Background: an optimization exercise with open tools, aiming at small area and a short achievable clock period. Do not read the settings as production practice. Function not checked in this run: the RTL went through the layout flow alone. No activity file was given, so power comes from the tool's default toggle rates.

--- flow/run.sh ---
#!/bin/bash
# synth_recipe.tcl (not shown) runs the flow's synth.tcl, then flattens the netlist and writes it again
# the make line also repeats each setting of config.mk as NAME=value (left out here)
make -C /OpenROAD-flow-scripts/flow DESIGN_CONFIG=/design/flow/config.mk WORK_HOME=/design/flow/orfs CLKGATE_MAP_FILE= SYNTH_SCRIPT=/design/flow/synth_recipe.tcl finish
--- flow/config.mk ---
export PLATFORM = sky130hd
export DESIGN_NAME = matrix_dot_4x4
export DESIGN_NICKNAME = matrix_dot_4x4
export VERILOG_FILES = /design/flow/design.v
export SDC_FILE = /design/flow/constraint.sdc
export NUM_CORES = 4
export LEC_CHECK = 0
export CAP_MARGIN = 20
export CORE_MARGIN = 2
export CORE_UTILIZATION = 40
export SLEW_MARGIN = 20
--- flow/constraint.sdc ---
create_clock -name core_clock -period 5.0 [get_ports {clk}]
set_input_delay 1.0000 -clock core_clock [delete_from_list [all_inputs] [get_ports {clk}]]
set_output_delay 1.0000 -clock core_clock [all_outputs]
set_load 0.01 [all_outputs]
--- flow/design.v ---
module PE (
    input clk,
    input reset,
    input [7:0] a_in,
    input [7:0] b_in,
    input [31:0] acc_in,
    output reg [7:0] a_out,
    output reg [7:0] b_out,
    output reg [31:0] acc_out
);
    reg [15:0] product_internal;
    always @(posedge clk or posedge reset) begin
        if (reset) begin
            acc_out <= 0;
            a_out <= 0;
            b_out <= 0;
        end else begin
            product_internal <= a_in * b_in;
            acc_out <= acc_in + product_internal;
            a_out <= a_in;
            b_out <= b_in;
        end
    end
endmodule
module matrix_dot_4x4 (
    input clk,
    input reset,
    input [7:0] A_in_0, A_in_1, A_in_2, A_in_3,
    input [7:0] B_in_0, B_in_1, B_in_2, B_in_3,
    output [31:0] C_out_00, C_out_01, C_out_02, C_out_03,
    output [31:0] C_out_10, C_out_11, C_out_12, C_out_13,
    output [31:0] C_out_20, C_out_21, C_out_22, C_out_23,
    output [31:0] C_out_30, C_out_31, C_out_32, C_out_33
);
    wire [7:0] A_in [0:3];
    wire [7:0] B_in [0:3];
    assign A_in[0] = A_in_0;
    assign A_in[1] = A_in_1;
    assign A_in[2] = A_in_2;
    assign A_in[3] = A_in_3;
    assign B_in[0] = B_in_0;
    assign B_in[1] = B_in_1;
    assign B_in[2] = B_in_2;
    assign B_in[3] = B_in_3;
    wire [7:0] a_wire [0:3][0:4];       
    wire [7:0] b_wire [0:4][0:3];     
    wire [31:0] acc_wire [0:3][0:3];   
    genvar i;
    generate
        for (i = 0; i < 4; i = i + 1) begin : init_inputs
            assign a_wire[i][0] = A_in[i];
            assign b_wire[0][i] = B_in[i];
        end
    endgenerate
    genvar row, col;
    generate
        for (row = 0; row < 4; row = row + 1) begin : row_loop
            for (col = 0; col < 4; col = col + 1) begin : col_loop
                PE pe_inst (
                    .clk(clk),
                    .reset(reset),
                    .a_in(a_wire[row][col]),
                    .b_in(b_wire[row][col]),
                    .acc_in((col == 0) ? 32'd0 : acc_wire[row][col - 1]),
                    .a_out(a_wire[row][col + 1]),
                    .b_out(b_wire[row + 1][col]),
                    .acc_out(acc_wire[row][col])
                );
            end
        end
    endgenerate
    assign C_out_00 = acc_wire[0][0]; assign C_out_01 = acc_wire[0][1];
    assign C_out_02 = acc_wire[0][2]; assign C_out_03 = acc_wire[0][3];
    assign C_out_10 = acc_wire[1][0]; assign C_out_11 = acc_wire[1][1];
    assign C_out_12 = acc_wire[1][2]; assign C_out_13 = acc_wire[1][3];
    assign C_out_20 = acc_wire[2][0]; assign C_out_21 = acc_wire[2][1];
    assign C_out_22 = acc_wire[2][2]; assign C_out_23 = acc_wire[2][3];
    assign C_out_30 = acc_wire[3][0]; assign C_out_31 = acc_wire[3][1];
    assign C_out_32 = acc_wire[3][2]; assign C_out_33 = acc_wire[3][3];
endmodule
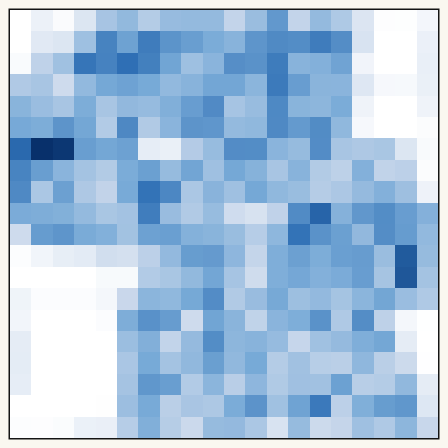
(images/route_heat.png)
The die is cut into 20 by 20 equal tiles; white is low, dark blue is high, scaled to the fullest tile. Values are wire area over tile area, all layers added.
emptiest ninth of the die: bottom left
densest ninth of the die: top middle
mean over tiles: 0.15
vias after detailed routing: 43,800
routed length per placed instance: 17.0 um
Total GRT Usage: 19.0%
WL final: 152,000 um

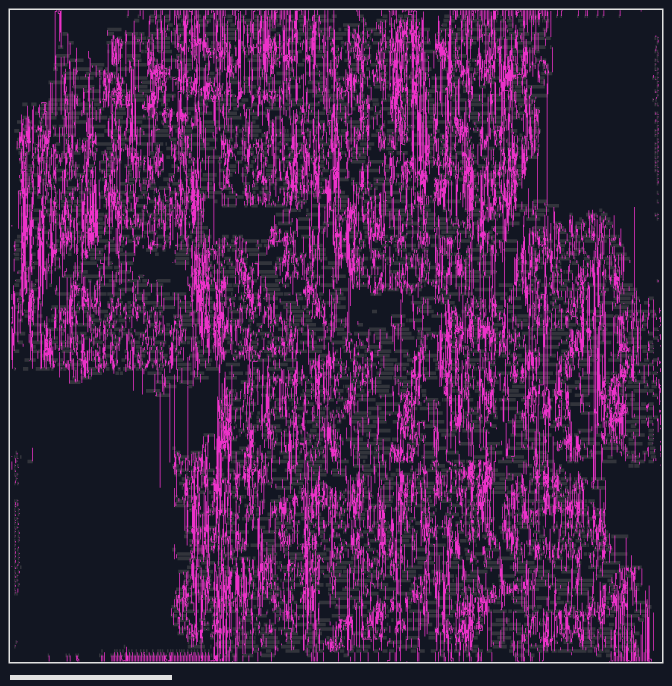
(images/m2.png)
Bar = 100 um.
wire length on this layer: 71.9 mm
longest straight run: 143 um
nets with wire on the layer: 7,161
met2 Usage GRT: 31.5%

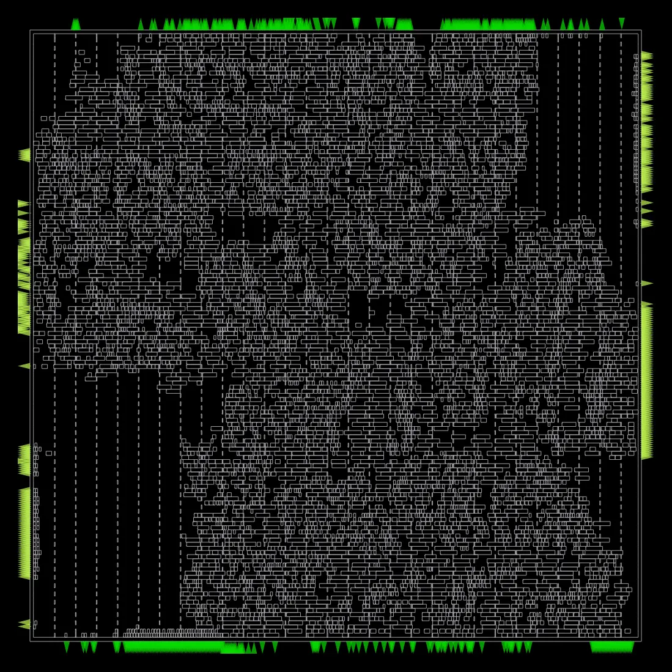
(images/placed.png)
# Taps: 2,072
final-layout fill cell count: 14,700
num rows: 146
core outline area: 158,000 um2
fin cells: 8,899

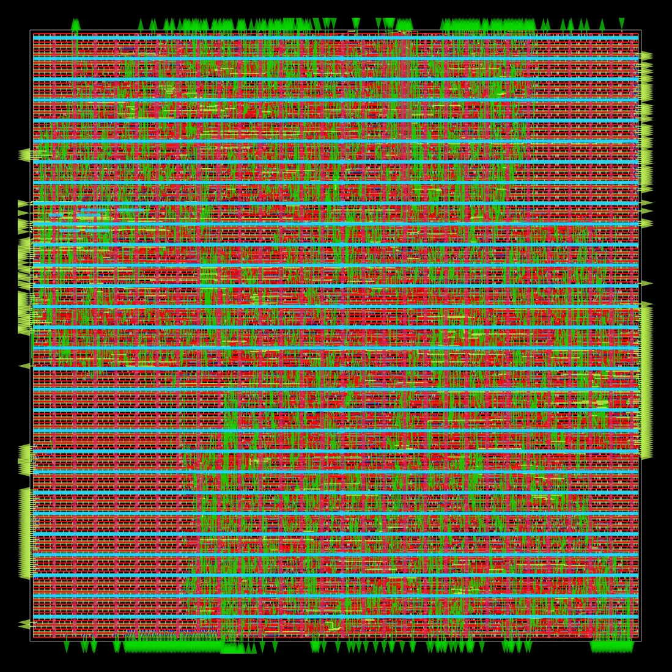
(images/top_view.png)
Die Y: 402 um
Die Area: 162,000 um2
final instance area: 73,800 um2

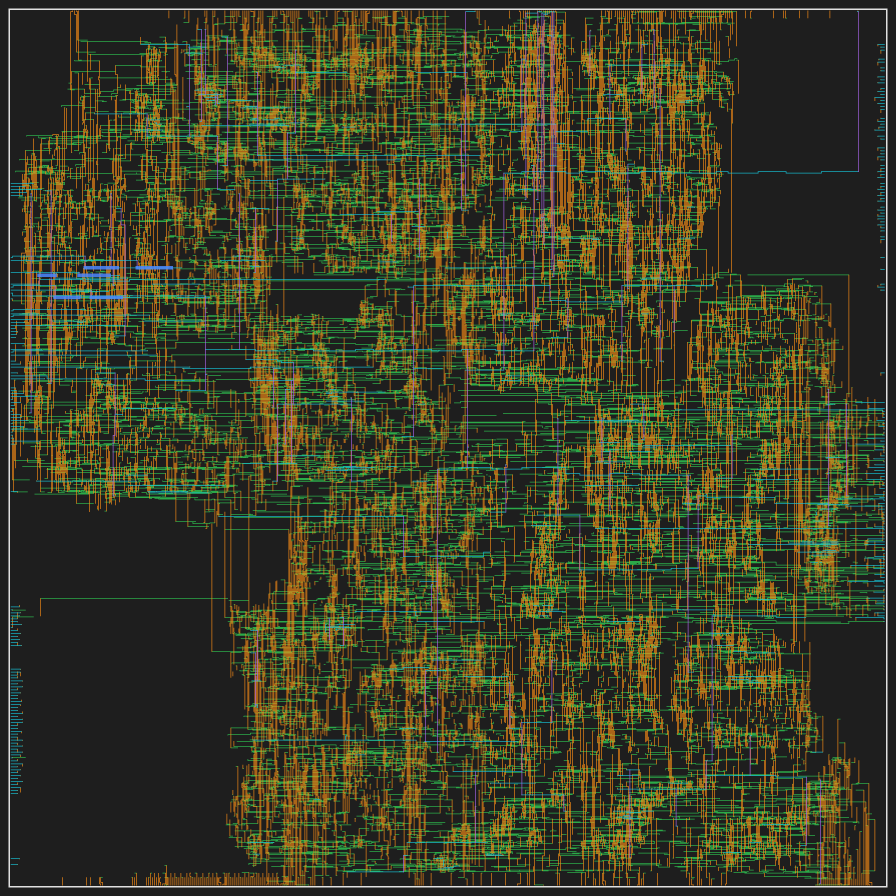
(images/layers.png)
[orange] M2 | wire length: 71.9 mm
[cyan] M3 | wire length: 6,030 um
[green] M1 | wire length: 70.0 mm
[blue] M5 | wire length: 76.4 um
[purple] M4 | wire length: 3,660 um

==> impl_metrics.csv <==
group,metric,value,unit
floorplanning,start_util,40.2,%
detailed_routing,drc,0,
cells_and_area,multiInputGateArea,39700,um2
cells_and_area,dominant_cells,"multi-input combinational cells",
yosys,synth_fa_ha_area_share,33.7,%
cells_and_area,area_growth,16.3,%
global_route,grt_max_degree,61,
job,cap_violations,0,
yosys,muxShareOfSynthArea,0.189,%
timing,grt_setup_unrepaired,"false",
cells_and_area,nNonClkBuffers,610,
timing,setup_tns,0,ns
cells_and_area,nClkBuffers,111,
critical_path,critical-path-top-delay-family,"adder cells",
detailed_routing,drtAntennaViolNets,0,
yosys,seq_area_frac_synth,30.7,%
placed_design,dp_slack,-0.632,ns
critical_path,regToRegSetupSlack,0.27,ns
placed_design,place_area,70700,um2
placed_design,placed_cells,8726,
yosys,ys_seq_elements,728,
detailed_routing,drt_pass1_iterations,6,
pwr,seqPwrFrac,25.4,%
hold_path,hp-class,"flop to flop",
critical_path,critPathRequiredTime,5.42,ns
cells_and_area,layout_common_cells,"886 x inv_1, 838 x and2_1, 768 x ha_1, 588 x fa_1, 471 x dfrtp_1",
detailed_routing,via_per_inst,4.92,
pwr,p_sw_share,41.5,%
cells_and_area,utilization,46.7,%
pwr,clk-power,6.71,mW
cells_and_area,inverters_excl_clock,887,
yosys,synthesis.instances,6061,
cells_and_area,seq_share,26.4,%
pwr,peakVddDrop,306,uV
pwr,maxPowerGroup,"combinational logic",
clock_network,cts_hold_buf,0,
timing,hold_slack,0.340,ns
cells_and_area,top_register,"row_loop.col_loop.pe_inst.acc_out",
cells_and_area,nMultiInputCombCells,4430,
pwr,comb-power,23.7,mW
timing,slew_viol_final,0,
clock_network,clk_latency,0.70,ns
yosys,syn_area,63500,um2
critical_path,critical_path_depth,17,
critical_path,ff2ff_path_depth,16,
yosys,synth_xor_area_share,4.28,%
critical_path,critPathMaxStageDelay,0.51,ns
yosys,synthArstFlopShare,64.8,%
yosys,yosys.area_share.simple,14.3,%
global_route,grt_use_met1,26.0,%
cells_and_area,multi_input_area_share,53.9,%
yosys,synth_top_area_cell,"dfrtp_1",
cells_and_area,drive_gt1_share,6.51,%
timing,slew_headroom,34.4,%
status,status,"finished clean",
hold_path,min_to,"row_loop[2].col_loop[0].pe_inst.acc_out[14]",
timing,fin_crit,4.83,ns
yosys,synthTopCellsByArea,"dfrtp_1 19%, fa_1 19%, ha_1 15%",
clock_network,cts_tree,"yes",
yosys,ys_warn_count,2,
timing,tightest_slew,0.983,ns
critical_path,crit_path_end_kind,"flop",
pwr,p_comb_share,58.1,%
clock_network,cts_buffers,89,
critical_path,critical_path.startpoint,"A_in_2[5]",
yosys,yosysMostFrequentCell,"inv_1",
yosys,ys_types,72,
yosys,synth_edf_count,256,
clock_network,clk_pin_slew,0.07,ns
floorplanning,ios,578,
clock_network,cts_max_path_buffers,3,
timing,hold_viol,0,
cells_and_area,buf_share,7.55,%
pwr,powerDensity,553,nW/um2
global_route,antenna_found_initial,11,
cells_and_area,finalNetCount,8168,
clock_network,htreeDepth,3,
pwr,intPower,23.9,mW
pwr,p_sw,16.9,mW
detailed_routing,wl_met3,6030,um
yosys,ys.flop_type,"dfrtp_1",
cells_and_area,seq_area,19500,um2
critical_path,cp-start-kind,"primary input",
cells_and_area,n_antenna_cell,4,
yosys,synth_top_cell_area_share,18.6,%
placed_design,io_buffers,345,
global_route,gr-total-overflow,0,
hold_path,hold_depth,0,
timing,final.period_utilization,96.6,%
detailed_routing,drtIter0Drc,2106,
critical_path,cp_max_fo,8,
detailed_routing,wl_met2,71900,um

==> static timing again, ports no longer ideal <==
How much do the figures lean on ideal ports? The routed layout below was timed once more, with nothing changed but the port constraints.
Step 1, drivers: a clkbuf_16 drives clk and a buf_2 each remaining input, both assumed.
Step 2 times the ports against the registers' clock, not the clock port: input delays grow and output delays shrink by t, the midpoint of the rising clock arrivals with the driver on.
a / b / c = no drivers / after step 1 / after step 2; a / b = the first two.
t (ns): 0.764
setup WS [ns]: 0.169 / 0.191 / -0.573
worst setup path after step 2: input to register
worst register clock-pin slew, ns: 0.07 / 0.07
With both steps, setup timing fails in this run, where it was met with ideal ports. The setup slack of this run moves by +0.022 ns with the drivers and by -0.742 ns with both steps.
